Source: an optimization exercise on an open RTL-to-GDS flow (aim: small area and a short achievable clock period). Production flows keep margins and buffers that such runs may drop.
Where RTL was checked, it was by simulation tests only, not by an equivalence proof against the original.
The series may have gaps, and a smaller design here may also do less where the tests do not look.
For runs 2 and 3, only the layout was checked, not whether the RTL still works.

==> design.v <==
module muitiplier(
    input clk,rstn,
    input pipeline_muitiplier_flush,
    input pipeline_muitiplier_stall,
    input [4:0] pipeline_muitiplier_subtype,
    input [31:0] pipeline_muitiplier_din1,
    input [31:0] pipeline_muitiplier_din2,
    output [31:0] muitiplier_pipeline_dout
);
    localparam MULW=0,MULHW=1,MULHWU=2;
    wire stall,flush;wire [4:0] mode;reg [4:0] mode_reg;wire [31:0] din1,din2;reg [31:0] dout;
    reg [63:0]result;reg [31:0] ac,ad,bc,bd,a_b,c_d,abs,cds;
    assign stall=pipeline_muitiplier_stall,flush=pipeline_muitiplier_flush;
    assign mode=pipeline_muitiplier_subtype,din1=pipeline_muitiplier_din1;
    assign din2=pipeline_muitiplier_din2,muitiplier_pipeline_dout=dout;
    always@(posedge(clk))
    begin
    if(!rstn || (flush&&!stall))
        begin
        ac<=0;ad<=0;bc<=0;bd<=0;a_b<=0;c_d<=0;mode_reg<=0;
        end
    else if(!stall)
        begin
        ac<=din1[31:16]*din2[31:16];
        bd<=din1[15:0]*din2[15:0];
        ad<=din1[31:16]*din2[15:0];
        bc<=din1[15:0]*din2[31:16];
        a_b<=din1;
        c_d<=din2;
        mode_reg<=mode;
        end
    end
    always@(*)
    begin
    dout=0;
    result={ac,bd}+{15'b0,{1'b0,ad}+{1'b0,bc},16'b0};
    if(c_d[31]&&mode_reg==MULHW)
        abs=a_b;
    else
        abs=0;
    if(a_b[31]&&mode_reg==MULHW)
        cds=c_d;
    else
        cds=0;
    if(mode_reg==MULW)
        dout=result[31:0];
    else
        dout=result[63:32]-abs-cds;
    end
endmodule
==> run.sh <==
#!/bin/bash
# synth_recipe.tcl (not shown) runs the flow's synth.tcl, then flattens the netlist and writes it again
# the make line also repeats each setting of config.mk as NAME=value (left out here)
make -C /OpenROAD-flow-scripts/flow DESIGN_CONFIG=/design/flow/config.mk WORK_HOME=/design/flow/orfs CLKGATE_MAP_FILE= SYNTH_SCRIPT=/design/flow/synth_recipe.tcl finish
==> config.mk <==
export PLATFORM = sky130hd
export DESIGN_NAME = muitiplier
export DESIGN_NICKNAME = muitiplier
export VERILOG_FILES = /design/flow/design.v
export SDC_FILE = /design/flow/constraint.sdc
export NUM_CORES = 4
export LEC_CHECK = 0
export CAP_MARGIN = 20
export CORE_MARGIN = 2
export CORE_UTILIZATION = 40
export SLEW_MARGIN = 20
==> constraint.sdc <==
create_clock -name core_clock -period 12.0 [get_ports {clk}]
set_input_delay 2.4000 -clock core_clock [delete_from_list [all_inputs] [get_ports {clk}]]
set_output_delay 2.4000 -clock core_clock [all_outputs]
set_load 0.01 [all_outputs]
==> run_1/detail.png <==
Region (159, 90) to (184, 115) um. Cells in grey, sequential cells in the stronger grey; small squares are vias.
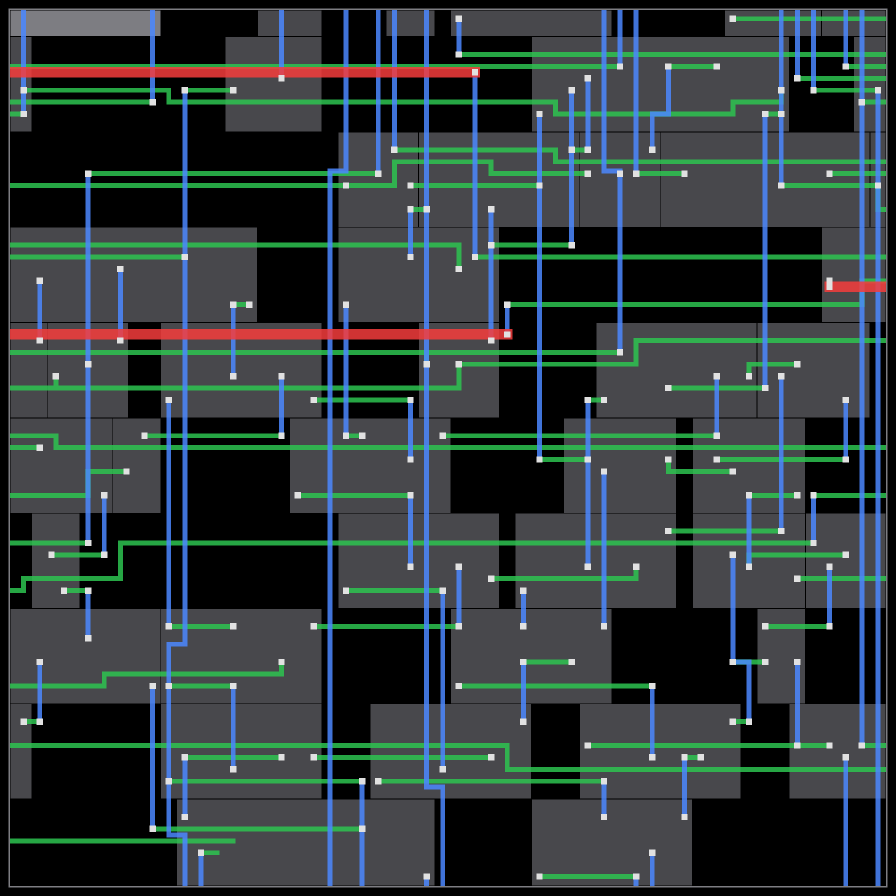
Key: metal 3 = red; metal 1 = green; metal 2 = blue
Sequential cells in the window: 0. Most frequent: ha_1 (13), and2_1 (4), fa_1 (4). 32 logic cells have their middle in the window.

==> run_1/logic_types.png <==
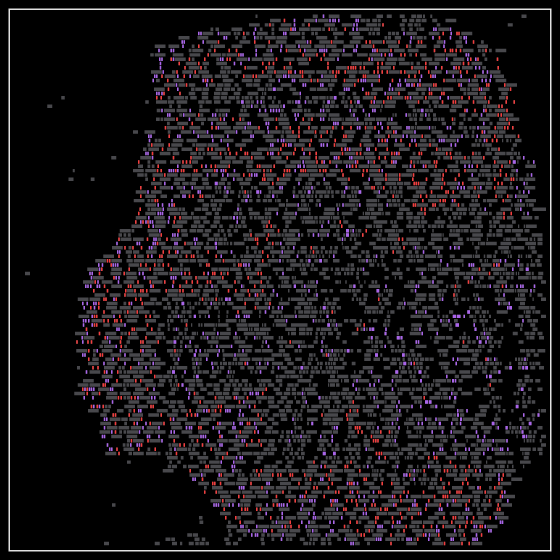
Key: inv cells = red [cells 935, where widely spread]; nand cells = purple [cells 1,023, where widely spread]

==> impl_metrics.csv, run 1 <==
group,metric,value,unit
worst_setup_path,worstReg2RegStart,"ad[31]",
floorplanning,dieArea,117400,um2
clock_network,path_clk_slew,0.09,ns
synth,ys_ff_latch,197,
timing,setup_ws,0.6400,ns
synth,synth_compound_area_share,8.745,%
drt,ant_nets,0,
clock_network,cts-hold-fix-buffers,0,
timing,fmax,0.08803,GHz
timing,hold_violations,0,
grt,grt_use_met2,38.78,%
floorplanning,start_util,40.22,%
synth,yosys.area_share.adder,49.35,%
synth,yosys_warnings,1,
worst_hold_path,hp-class,"reg -> reg",
drt,vias,36370,
worst_setup_path,slowest_stage,"clkdlybuf4s50_1",
final_layout,fin_nets,6776,
place,dp_hpwl,108200,um
drt,first_pass_iters,5,
worst_setup_path,path_class,"reg -> out",
drt,drt_iter0_markers,2536,
place,pre_cts_slack,1.147,ns
status,outcome,"timing/DRC/antenna clean",
grt,use_met3,2.975,%
clock_network,clockBufferDepth,2,
final_layout,regArea,3944,um2
grt,grt-ovfl-total,0,
worst_setup_path,crit_path_max_fanout,6,
flow_run,drv_cap,0,
floorplanning,row_count,124,
worst_setup_path,start_kind,"flip-flop",
synth,synth-xor-area-share,3.781,%
place,io_buffers,104,
timing,min_period,11.36,ns
timing,fin_crit_sh,94.67,%
worst_setup_path,rr_endpoint,"ad[31]",
==> run_1/clocks.png <==
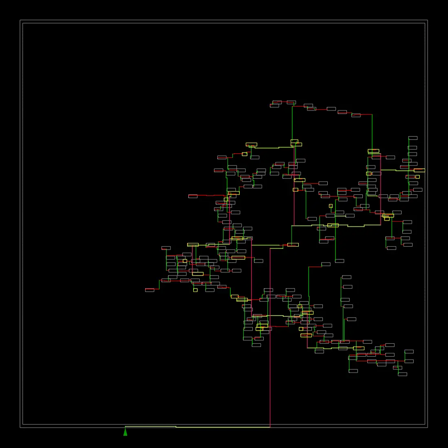
clock buffers: 17
clk latency of the worst-skew pair: 0.49 ns
CTS buffer count: 17

==> run_1/io_placement.png <==
Pins as bars across the die edge, other pins in grey.
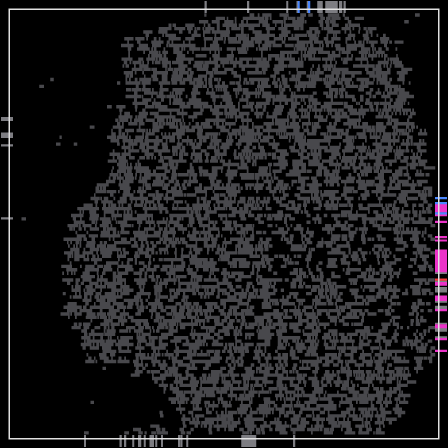
Key: pipeline_muitiplier_stall = red [pins 1, direction input, edge east]; muitiplier_pipeline_dout = magenta [pins 32, direction output, edge east]; pipeline_muitiplier_subtype = blue [pins 5, direction input, edge 3 east, 2 north]
All pins by edge: 48 east, 28 south, 22 north, 7 west.

[run 1: how the worst max path moves through the flow]
stage                                              end  depth (start not counted)  slack, ns  start
after global placement    muitiplier_pipeline_dout[29]                         39       1.22  ad[0]
after CTS                 muitiplier_pipeline_dout[26]                         37       0.53  bc[0]
after floorplan           muitiplier_pipeline_dout[27]                         35       2.51  ad[0]
final                     muitiplier_pipeline_dout[31]                         37       0.64  bc[0]
after detailed placement  muitiplier_pipeline_dout[26]                         37       1.15  bc[0]
after global routing      muitiplier_pipeline_dout[26]                         37      0.005  ad[0]
[run 1: cell usage after synthesis (29+ instances only)]
cell type    n  area share, %
fa_1       809             35
mux2i_1     96            2.1
a21o_1      98            1.6
nor2b_1     36           0.49
nand2_1    935            7.7
clkbuf_1   256            2.1
nand2b_1    29           0.40
a21oi_1    256            2.8
nand3_1     37           0.40
inv_1      934            7.6
o21ai_0    119            1.3
dfxtp_1    197            8.6
xnor2_1    139            2.7
nor2_1     235            1.9
and2_1     362            4.9
xor2_1      59            1.1
ha_1       515             14
[run 1: timing repair]
| item | 4_1_cts | 5_1_grt |
|---|---|---|
| setup endpoints to repair | 0 | 5 |
| resized for setup | 0 | 3 |
| setup buffers | 0 | 1 |
--- run 2: outline of the changes from run 1 ---
design.v: 50 -> 2245 lines; modules unchanged: 0
  muitiplier: edited, 50 -> 2237 lines
  mul_fa: new, 4 lines
  mul_ha: new, 4 lines
==> module mul_fa as of run 2 <==
module mul_fa(input a, input b, input c, output s, output co);
    assign s = a ^ b ^ c;
    assign co = (a & b) | (a & c) | (b & c);
endmodule
==> module mul_ha as of run 2 <==
module mul_ha(input a, input b, output s, output co);
    assign s = a ^ b;
    assign co = a & b;
endmodule
--- a/config.mk
+++ b/config.mk
@@ -6,6 +6,9 @@
 export NUM_CORES = 4
 export LEC_CHECK = 0
+export ABC_AREA = 1
 export CAP_MARGIN = 20
 export CORE_MARGIN = 2
-export CORE_UTILIZATION = 40
+export CORE_UTILIZATION = 60
+export SETUP_SLACK_MARGIN = 4
 export SLEW_MARGIN = 20
+export SYNTH_HIERARCHICAL = 1
==> run_2/clocks.png <==
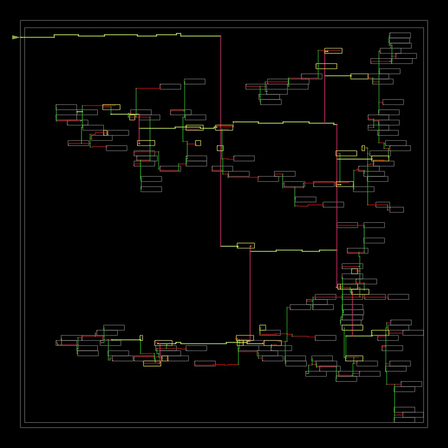
num sequential: 129

==> run 2 against run 1 <==
Compared with the run above: still clean; via count fell by 37%; area after synthesis decreased by 41%; first-iteration DRC count is 37% higher.
==> impl_metrics.csv, run 2 <==
group,metric,value,unit
place,dp_hpwl,65910,um
worst_setup_path,crit_path_max_fanout,34,
grt,grt-ovfl-total,0,
synth,ys_ff_latch,129,
worst_setup_path,slowest_stage,"fa_1",
clock_network,clockBufferDepth,2,
clock_network,clk_latency,0.46,ns
grt,grt_use_met2,61.67,%
drt,ant_nets,0,
clock_network,cts_inserted_buffers,17,
place,io_buffers,104,
synth,netlist_top_cells_count,"xor2_1 (512), o22ai_1 (486), fa_1 (481)",
clock_network,postCtsSetupBuffers,0,
floorplanning,start_util,60.88,%
synth,synth_top_cell_by_area,"fa_1",
synth,yosys-top-cells-area,"fa_1 (36%), xor2_1 (17%), edfxtp_1 (14%), o22ai_1 (11%), ha_1 (6.6%)",
status,outcome,"timing/DRC/antenna clean",
clock_network,cts_resized,0,
timing,fin_crit_sh,65.15,%
worst_setup_path,start_kind,"primary input",
clock_network,path_clk_slew,0.06,ns
drt,first_pass_iters,9,
timing,setup_ws,4.182,ns
timing,min_period,7.818,ns
timing,hold_violations,0,
place,pre_cts_slack,3.800,ns
timing,fmax,0.1279,GHz
final_layout,fin_nets,3301,
==> run_2/layer_met1.png <==
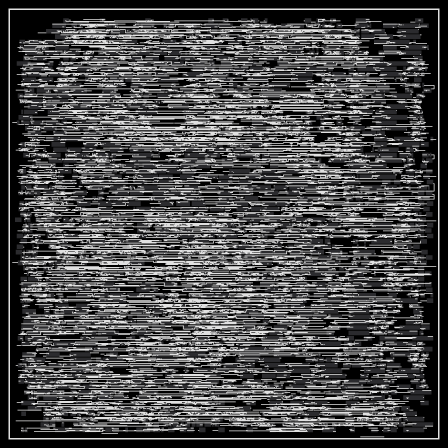
2,980 nets have wire on it. The layer holds 37% of the routed length. The layer carries 37.1 mm of wire. The longest straight run is 63.0 um. The wires run mostly horizontal.
Detailed Route WL: 99,950 um
grt met1 use: 57.92%
routed via count: 23,050

## run 2: changes by cell type after synthesis, moves of 139 or more
cell	before	now
o22ai_1	2	486
and2_1	362	0
fa_1	809	481
ha_1	515	142
dfxtp_1	197	2
xor2_1	59	512
inv_1	934	99
a21oi_1	256	106
xnor2_1	139	0
nand2_1	935	129
## run 2: cell families (layout without fill, tap and decap cells)
group,after synthesis,in the layout,synth area share (%)
xor+xnor,512,512,16.62
fa+ha+maj,623,623,42.27
other cells,2,19,0.02783
flops,129,129,14.28
compound gates,708,708,16.29
simple gates,307,307,4.929
buf+inv,377,321,5.574
## run 2: final timing paths
path	from	to	slack, ns	cells after the start
hold reg to reg	hi	hi	0.94	2
setup / recovery	pipeline_muitiplier_subtype[4]	r0[35]	4.18	16
hold / removal	hi	hi	0.94	2
setup reg to reg	zero	zero	10.52	2
## run 2: cell type report
class	count	area, um2
diodes	2	5.005
clock buffers	19	432.9
clock inverters	12	157.7
fillers	3559	15390
inverters	104	392.9
multi-input cells	2167	21760
flip-flops and latches	129	3854
well taps	592	740.7
repair buffers	186	1582
==> run 2 -> run 3 <==
--- a/config.mk
+++ b/config.mk
@@ -8,7 +8,6 @@
 export ABC_AREA = 1
 export CAP_MARGIN = 20
 export CORE_MARGIN = 2
-export CORE_UTILIZATION = 60
-export SETUP_SLACK_MARGIN = 4
+export CORE_UTILIZATION = 40
 export SLEW_MARGIN = 20
 export SYNTH_HIERARCHICAL = 1
==> run_3/detail.png <==
Region (119, 67) to (144, 92) um. Cells in grey, sequential cells in the stronger grey; small squares are vias.
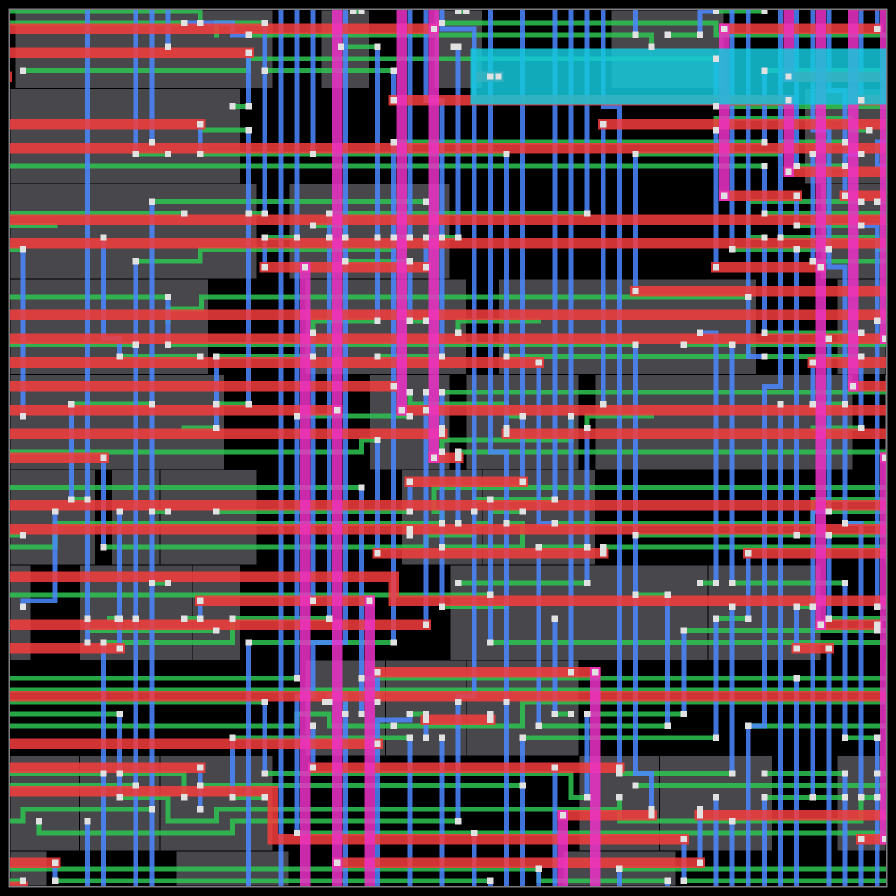
Key: metal 2 = blue; metal 1 = green; metal 5 = cyan; metal 4 = magenta; metal 3 = red
Most frequent: o22ai_1 (9), fa_1 (8), xor2_1 (7). Sequential cells in the window: 0. 34 logic cells have their middle in the window.

==> run 3 against run 2 <==
Compared with the run above: still clean; register-to-register slack gained 0.06 ns; die area grew 49%; cell count grew 8.8%; utilization shrank 22 points; cell area grew 1.1%; worst hold slack gained 0.038 ns; fmax grew 3.5%; area after synthesis is the same; first-iteration DRC count shrank 15%; setup slack gained 0.26 ns; sequential share of layout area shrank 0.14 points; critical path type unchanged; highest routed layer unchanged.
==> impl_metrics.csv, run 3 <==
group,metric,value,unit
worst_setup_path,slowest_stage,"inv_2",
place,pre_cts_slack,4.042,ns
clock_network,clk_latency,0.45,ns
clock_network,cts_resized,0,
drt,drt_iter0_markers,2971,
final_layout,fillers,6225,
synth,synth-simple-area-share,4.929,%
synth,netlist_top_cells_count,"xor2_1 (512), o22ai_1 (486), fa_1 (481)",
floorplanning,dieArea,69550,um2
grt,grt-ovfl-total,0,
synth,synth_compound_area_share,16.29,%
drt,first_pass_iters,6,
synth,yosysMostFrequentCell,"xor2_1",
grt,grt_use_met2,44.71,%
final_layout,multiInputGateArea,21760,um2
grt,use_met3,7.793,%
clock_network,cts_tree,"yes",
floorplanning,start_util,40.32,%
synth,synth_cell_type_count,40,
synth,synth_mux_area_share,0,%
synth,yosys_warnings,7,
timing,min_period,7.556,ns
flow_run,drv_cap,0,
drt,ant_nets,0,
synth,synth-xor-area-share,16.62,%
place,dp_hpwl,67170,um
timing,fmax,0.1323,GHz
synth,yosys.area_share.adder,42.27,%
worst_setup_path,arrival,7.75,ns
clock_network,postCtsSetupBuffers,0,
synth,yosys.area.top_type_share,35.69,%
final_layout,layout_commonest_cell,"xor2_1",
final_layout,regArea,3854,um2
clock_network,clockBufferDepth,2,
status,outcome,"timing/DRC/antenna clean",
worst_setup_path,path_class,"in -> reg",
synth,synth_top_family_by_area,"adder cells",
timing,fin_crit_sh,62.97,%
synth,ys_ff_latch,129,
synth,yosys-top-cells-area,"fa_1 (36%), xor2_1 (17%), edfxtp_1 (14%), o22ai_1 (11%), ha_1 (6.6%)",
timing,hold_violations,0,
timing,setup_ws,4.444,ns
drt,viasPerCell,6.531,
clock_network,path_clk_slew,0.07,ns
place,io_buffers,104,
synth,synth_top_cell_by_area,"fa_1",
==> run_3/layer_met1.png <==
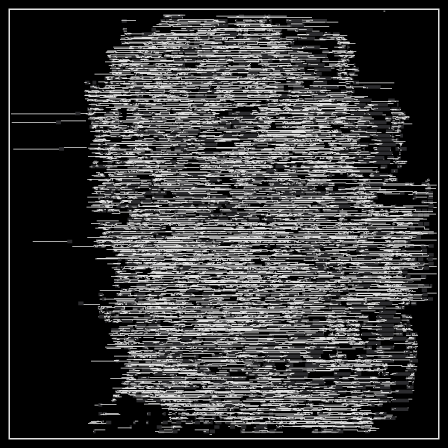
The wires run mostly horizontal. 3,000 nets have wire on it.
Detailed Route WL: 102,100 um
grt met1 use: 37.39%
routed via count: 22,810

-- run 3: cell types whose count changed in the layout (fill, tap and decap cells not counted), moves of 2 or more --
cell        change
inv_6           +3
bufinv_16       -3
clkinvlp_4      +2
inv_8           +4
inv_1           -2
clkbuf_1        -2
-- run 3: layout make-up --
cell class / count / area share, %
clock buffer: 17 / 1.455
sequential: 129 / 13.18
timing repair buffer: 185 / 5.383
multi-input combinational: 2167 / 74.41
clock inverter: 15 / 0.4664
inverter: 104 / 1.344
tap: 873 / 3.736
antenna: 3 / 0.02568
-- run 3: worst paths after layout --
path | slack (ns) | end | cells past startpoint | startpoint
max | 4.44 | r0[34] | 16 | pipeline_muitiplier_subtype[4]
min | 0.98 | hi | 2 | hi
max reg2reg | 10.58 | zero | 2 | zero
min reg2reg | 0.98 | hi | 2 | hi
-- run 3: worst reg2reg max path: cells and delay by family (launching register included) --
kind / cells / cell delay, ns
flops: 1 / 0.69
buf+inv: 1 / 0.41
compound gates: 1 / 0.24
==> run 4: too many edits to list; what changed since run 3 <==
design.v: 2245 -> 2206 lines; modules unchanged: 2
  muitiplier: edited, 2237 -> 2198 lines
--- a/config.mk
+++ b/config.mk
@@ -10,4 +10,5 @@
 export CORE_MARGIN = 2
 export CORE_UTILIZATION = 40
+export SETUP_SLACK_MARGIN = 5
 export SLEW_MARGIN = 20
 export SYNTH_HIERARCHICAL = 1
==> run_4/io_placement.png <==
Pins as bars across the die edge, other pins in grey.
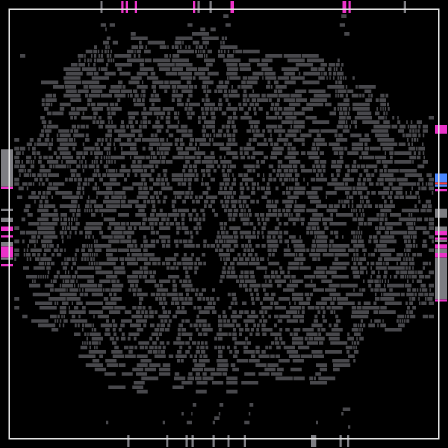
Key: pipeline_muitiplier_stall = red [pins 1, direction input, edge east]; pipeline_muitiplier_subtype = blue [pins 5, direction input, edge east]; muitiplier_pipeline_dout = magenta [pins 32, direction output, edge 13 east, 10 west, 9 north]
All pins by edge: 47 east, 33 west, 13 north, 12 south.

==> run 4 against run 3 <==
Compared with the run above: utilization rose by 0.64 points; largest cell class unchanged; synthesized cell count increased by 0.79%.
==> impl_metrics.csv, run 4 <==
group,metric,value,unit
status,outcome,"timing/DRC/antenna clean",
drt,first_pass_iters,6,
floorplanning,dieArea,69460,um2
timing,fin_crit_sh,57.99,%
synth,yosys_warnings,7,
flow_run,drv_cap,0,
drt,viasPerCell,6.421,
clock_network,cts-hold-fix-buffers,0,
drt,routed_wl,99250,um
floorplanning,start_util,40.27,%
final_layout,final-nonclk-buf-share,6.306,%
drt,vias,22600,
clock_network,cts_resized,27,
synth,yosys-top-cells-area,"fa_1 (35%), xor2_1 (18%), edfxtp_1 (14%), o22ai_1 (12%), ha_1 (6.9%)",
grt,use_met3,7.820,%
worst_setup_path,reg2regPathDepth,3,
clock_network,path_clk_slew,0.07,ns
final_layout,multi_input_comb_cells,2135,
clock_network,cts_inserted_buffers,17,
final_layout,multi_input_area_share,72.97,%
final_layout,inverters,144,
final_layout,clkbuf_count,19,
worst_setup_path,crit_path_max_fanout,34,
final_layout,clock_area_share,2.172,%
floorplanning,tap_cells,873,
worst_hold_path,holdPathStages,3,
worst_setup_path,slowest_stage,"fa_1",
final_layout,fin_nets,3323,
synth,synth_cell_type_count,41,
==> run_4/detail.png <==
Region (119, 67) to (144, 92) um. Cells in grey, sequential cells in the stronger grey; small squares are vias.
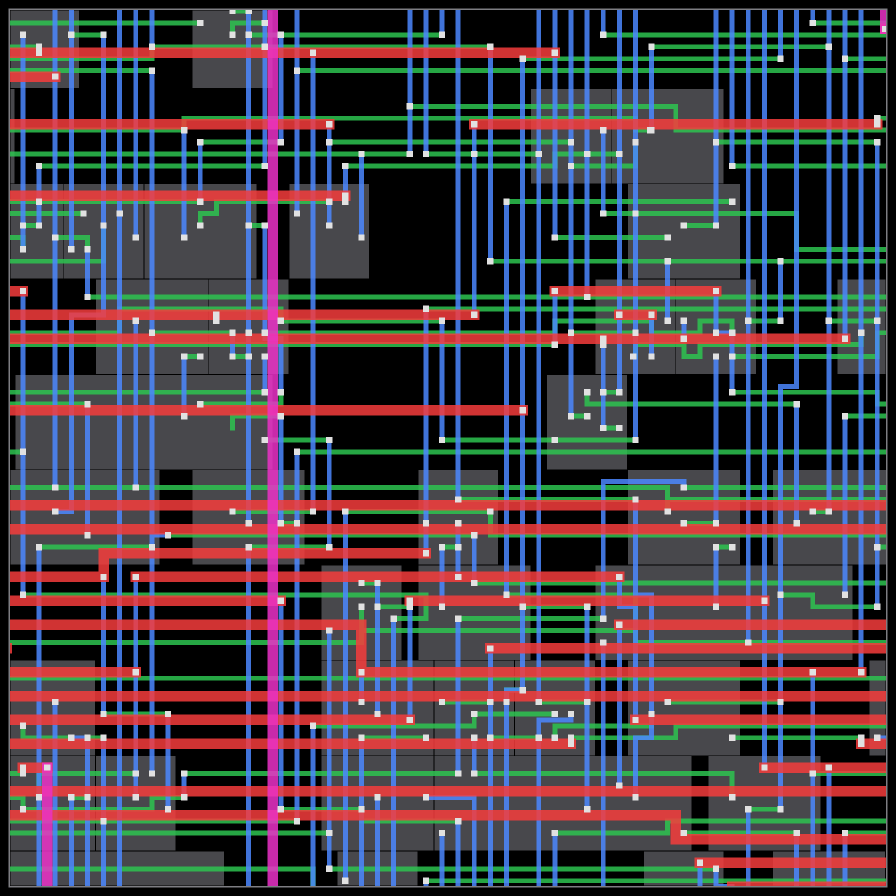
Key: metal 3 = red; metal 2 = blue; metal 4 = magenta; metal 1 = green
32 logic cells have their middle in the window. Sequential cells in the window: 0. Most frequent: o22ai_1 (14), xor2_1 (14), fa_1 (4).

[run 4: cell families (layout without fill, tap and decap cells)]
group,Yosys count,after routing,synth area share (%)
XOR/XNOR,546,546,17.75
AO/OA/AOI/OAI,668,668,15.31
AND/OR/NAND/NOR,303,303,4.912
flip-flops,129,129,14.30
buffers and inverters,415,382,6.004
adder cells (fa/ha/maj),617,617,41.71
other,1,1,0.01392
[run 4: through the flow]
stage	area [um2]	worst slack (ns)	utilization (%)	std cells
after CTS	29420	5.006	43.96	3507
final	29660	5.042	44.33	3519
after global routing	29660	4.964	44.33	3519
after floorplan	26950	5.282	-	2679
after global placement	28640	4.171	42.80	3472
after detailed placement	28640	4.144	42.80	3472
[run 4: worst min-delay path, stage by stage, from the launching register on]
cell     delay [ns]
dfxtp_1        0.30
buf_4          0.26
o21ai_0        0.21
nor2_1         0.05
[run 4: path summary, 6_finish.rpt]
check,start,endpoint,slack (ns)
worst max register to register,zero,zero,10.31
worst min-delay path,hi,hi,0.85
worst min register to register,hi,hi,0.85
worst max-delay path,pipeline_muitiplier_din2[7],r0[29],5.04
==> run 4 -> run 5 <==
--- a/config.mk
+++ b/config.mk
@@ -8,7 +8,7 @@
 export ABC_AREA = 1
 export CAP_MARGIN = 20
 export CORE_MARGIN = 2
-export CORE_UTILIZATION = 40
+export CORE_UTILIZATION = 55
 export SETUP_SLACK_MARGIN = 5
 export SLEW_MARGIN = 20
 export SYNTH_HIERARCHICAL = 1
==> run_5/detail.png <==
Region (100, 55) to (125, 80) um. Cells in grey, sequential cells in the stronger grey; small squares are vias.
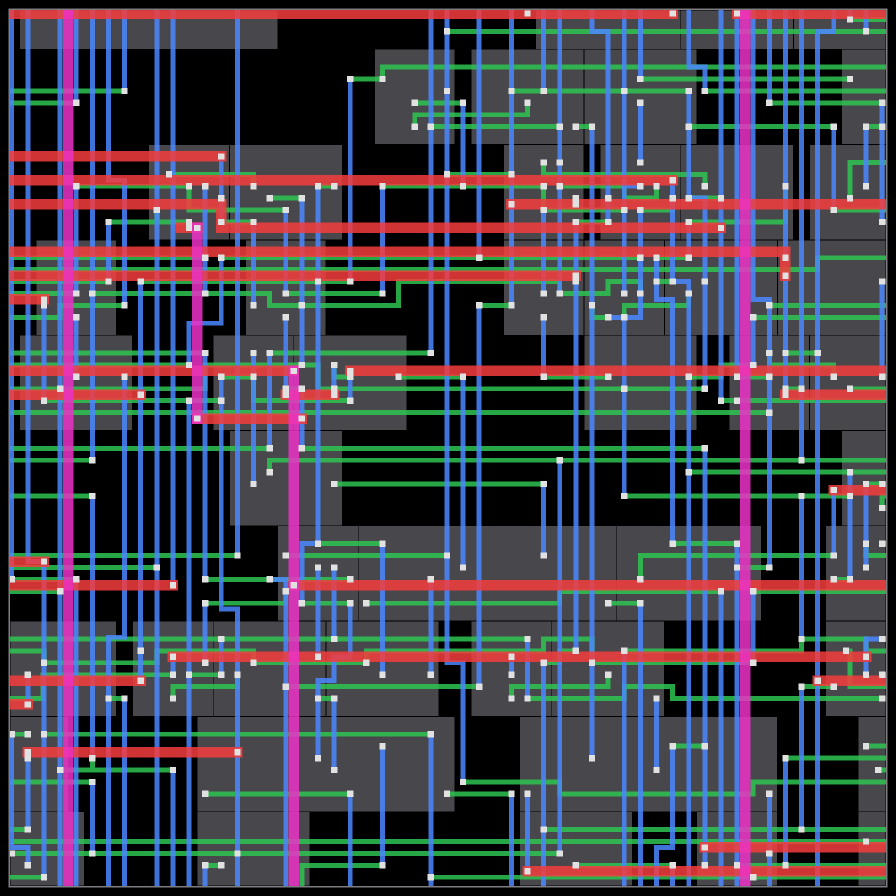
Key: metal 2 = blue; metal 1 = green; metal 4 = magenta; metal 3 = red
41 logic cells have their middle in the window. Most frequent: o22ai_1 (19), xor2_1 (18), fa_1 (3). Sequential cells in the window: 0.

==> run 5 against run 4 <==
Compared with the run above: first-iteration DRC count shrank 4.4%; die area shrank 27%; critical endpoint is now r0[36]; global-route usage increased by 11 points; area after synthesis is the same; via count is 1.7% lower; register-to-register slack got worse by 0.07 ns; worst hold slack improved by 0.0076 ns; wire length shrank 2.3%.
==> impl_metrics.csv, run 5 <==
group,metric,value,unit
status,outcome,"timing/DRC/antenna clean",
synth,yosys.area_share.adder,41.71,%
drt,vias,22220,
floorplanning,row_count,81,
synth,synth_top_cell_by_area,"fa_1",
place,place_area,28360,um2
drt,first_pass_iters,6,
place,pre_cts_slack,4.131,ns
timing,setup_ws,5.046,ns
clock_network,cts-hold-fix-buffers,0,
final_layout,fillers,4122,
synth,yosys-top-cells-area,"fa_1 (35%), xor2_1 (18%), edfxtp_1 (14%), o22ai_1 (12%), ha_1 (6.9%)",
synth,synth-xor-area-share,17.75,%
timing,fin_crit_sh,57.95,%
synth,synth_cell_type_count,41,
worst_hold_path,hp-class,"reg -> reg",
place,io_buffers,104,
synth,yosysMostFrequentCell,"xor2_1",
timing,min_period,6.954,ns
drt,ant_nets,0,
floorplanning,dieArea,50780,um2
clock_network,cts_inserted_buffers,17,
clock_network,path_clk_slew,0.06,ns
floorplanning,start_util,55.39,%
synth,synth-simple-area-share,4.912,%
drt,viasPerCell,6.800,
drt,drt_iter0_markers,2683,
clock_network,cts_tree,"yes",
grt,grt-ovfl-total,0,
synth,ys_ff_latch,129,
final_layout,final_cell_count_no_fill,3268,
timing,hold_violations,0,
worst_setup_path,slowest_stage,"fa_1",
final_layout,utilization,60.28,%
final_layout,layout_commonest_cell,"xor2_1",
worst_setup_path,start_kind,"primary input",
synth,yosys_warnings,7,
final_layout,antenna_cells,0,
timing,fmax,0.1438,GHz
clock_network,clk_latency,0.49,ns
worst_setup_path,path_class,"in -> reg",
synth,synth_compound_area_share,15.31,%
final_layout,fin_nets,3323,
worst_setup_path,crit_path_max_fanout,33,
==> run_5/logic_types.png <==
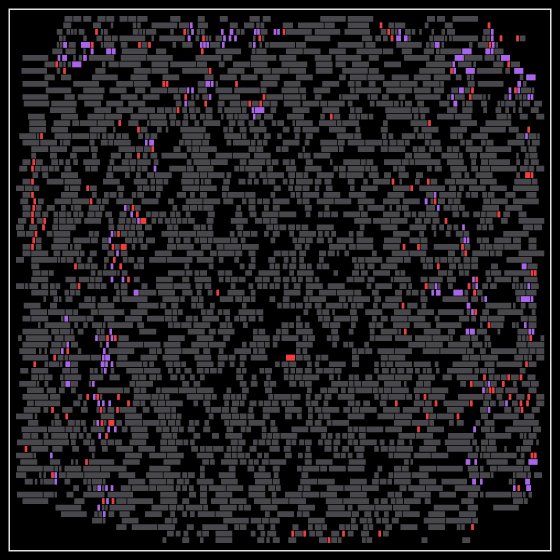
Key: nand cells = purple [cells 146, where widely spread]; inv cells = red [cells 143, where widely spread]

[run 5: worst paths after layout]
check	startpoint	end	slack, ns	cells past startpoint
worst max register to register	zero	zero	10.24	3
worst max-delay path	pipeline_muitiplier_din2[11]	r0[36]	5.05	13
worst min-delay path	hi	hi	0.86	3
worst min register to register	hi	hi	0.86	3
[run 5: layout make-up]
class / count / area (um2) / area share, %
Clock buffer: 17 / 425.4 / 1.451
Clock inverter: 15 / 160.2 / 0.5461
Inverter: 143 / 558.0 / 1.903
Multi-Input combinational cell: 2135 / 21660 / 73.85
Sequential cell: 129 / 3854 / 13.14
Tap cell: 622 / 778.2 / 2.654
Timing Repair Buffer: 207 / 1894 / 6.460
[run 5: metal layers]
| metal | share of wire, % | vias up | wire length [um] | track usage [%] |
|---|---|---|---|---|
| li1 | - | 9119 | - | - |
| met1 | 37 | 11140 | 35580 | 48.29 |
| met2 | 46 | 1525 | 44570 | 61.54 |
| met3 | 11 | 434 | 10220 | 10.69 |
| met4 | 6.8 | 2 | 6556 | 25.74 |
| met5 | 0.080 | - | 78 | 0 |
[run 5: timing repair]
item	in CTS	in global routing
setup endpoints to repair	43	41
setup buffers	1	10
pin swaps	0	5
gates resized for setup	23	52

==> port drivers added, routing unchanged <==
How much do the figures lean on ideal ports? The routed layouts below were timed once more, with nothing changed but the port constraints.
Step 1 sets driving cells, clkbuf_16 on the clock port and buf_2 on the other inputs (assumed; they add their load-dependent delay and slew).
Step 2 also shifts input and output timing later by t, the mid clock arrival at the registers, as if the neighbouring blocks saw the same clock.
Three values: ideal, step 1, step 2; two values: the first two.
| run | t (ns) | setup slack, ns | worst register clock-pin slew, ns | worst slew at a driven data input, ns |
|---|---|---|---|---|
| run 1 | 0.560 | 0.640 / 0.574 / 1.135 | 0.09 / 0.09 | 0.09 |
| run 2 | 0.528 | 4.182 / 4.224 / 3.697 | 0.06 / 0.06 | 0.06 |
| run 3 | 0.494 | 4.444 / 4.468 / 3.974 | 0.07 / 0.07 | 0.09 |
| run 4 | 0.549 | 5.042 / 5.073 / 4.523 | 0.07 / 0.07 | 0.05 |
| run 5 | 0.555 | 5.046 / 5.075 / 4.520 | 0.07 / 0.07 | 0.06 |
After both steps every run listed still meets setup and hold. The setup slack of run 5, which loses most, moves by +0.029 ns with the drivers and by -0.526 ns with both steps.
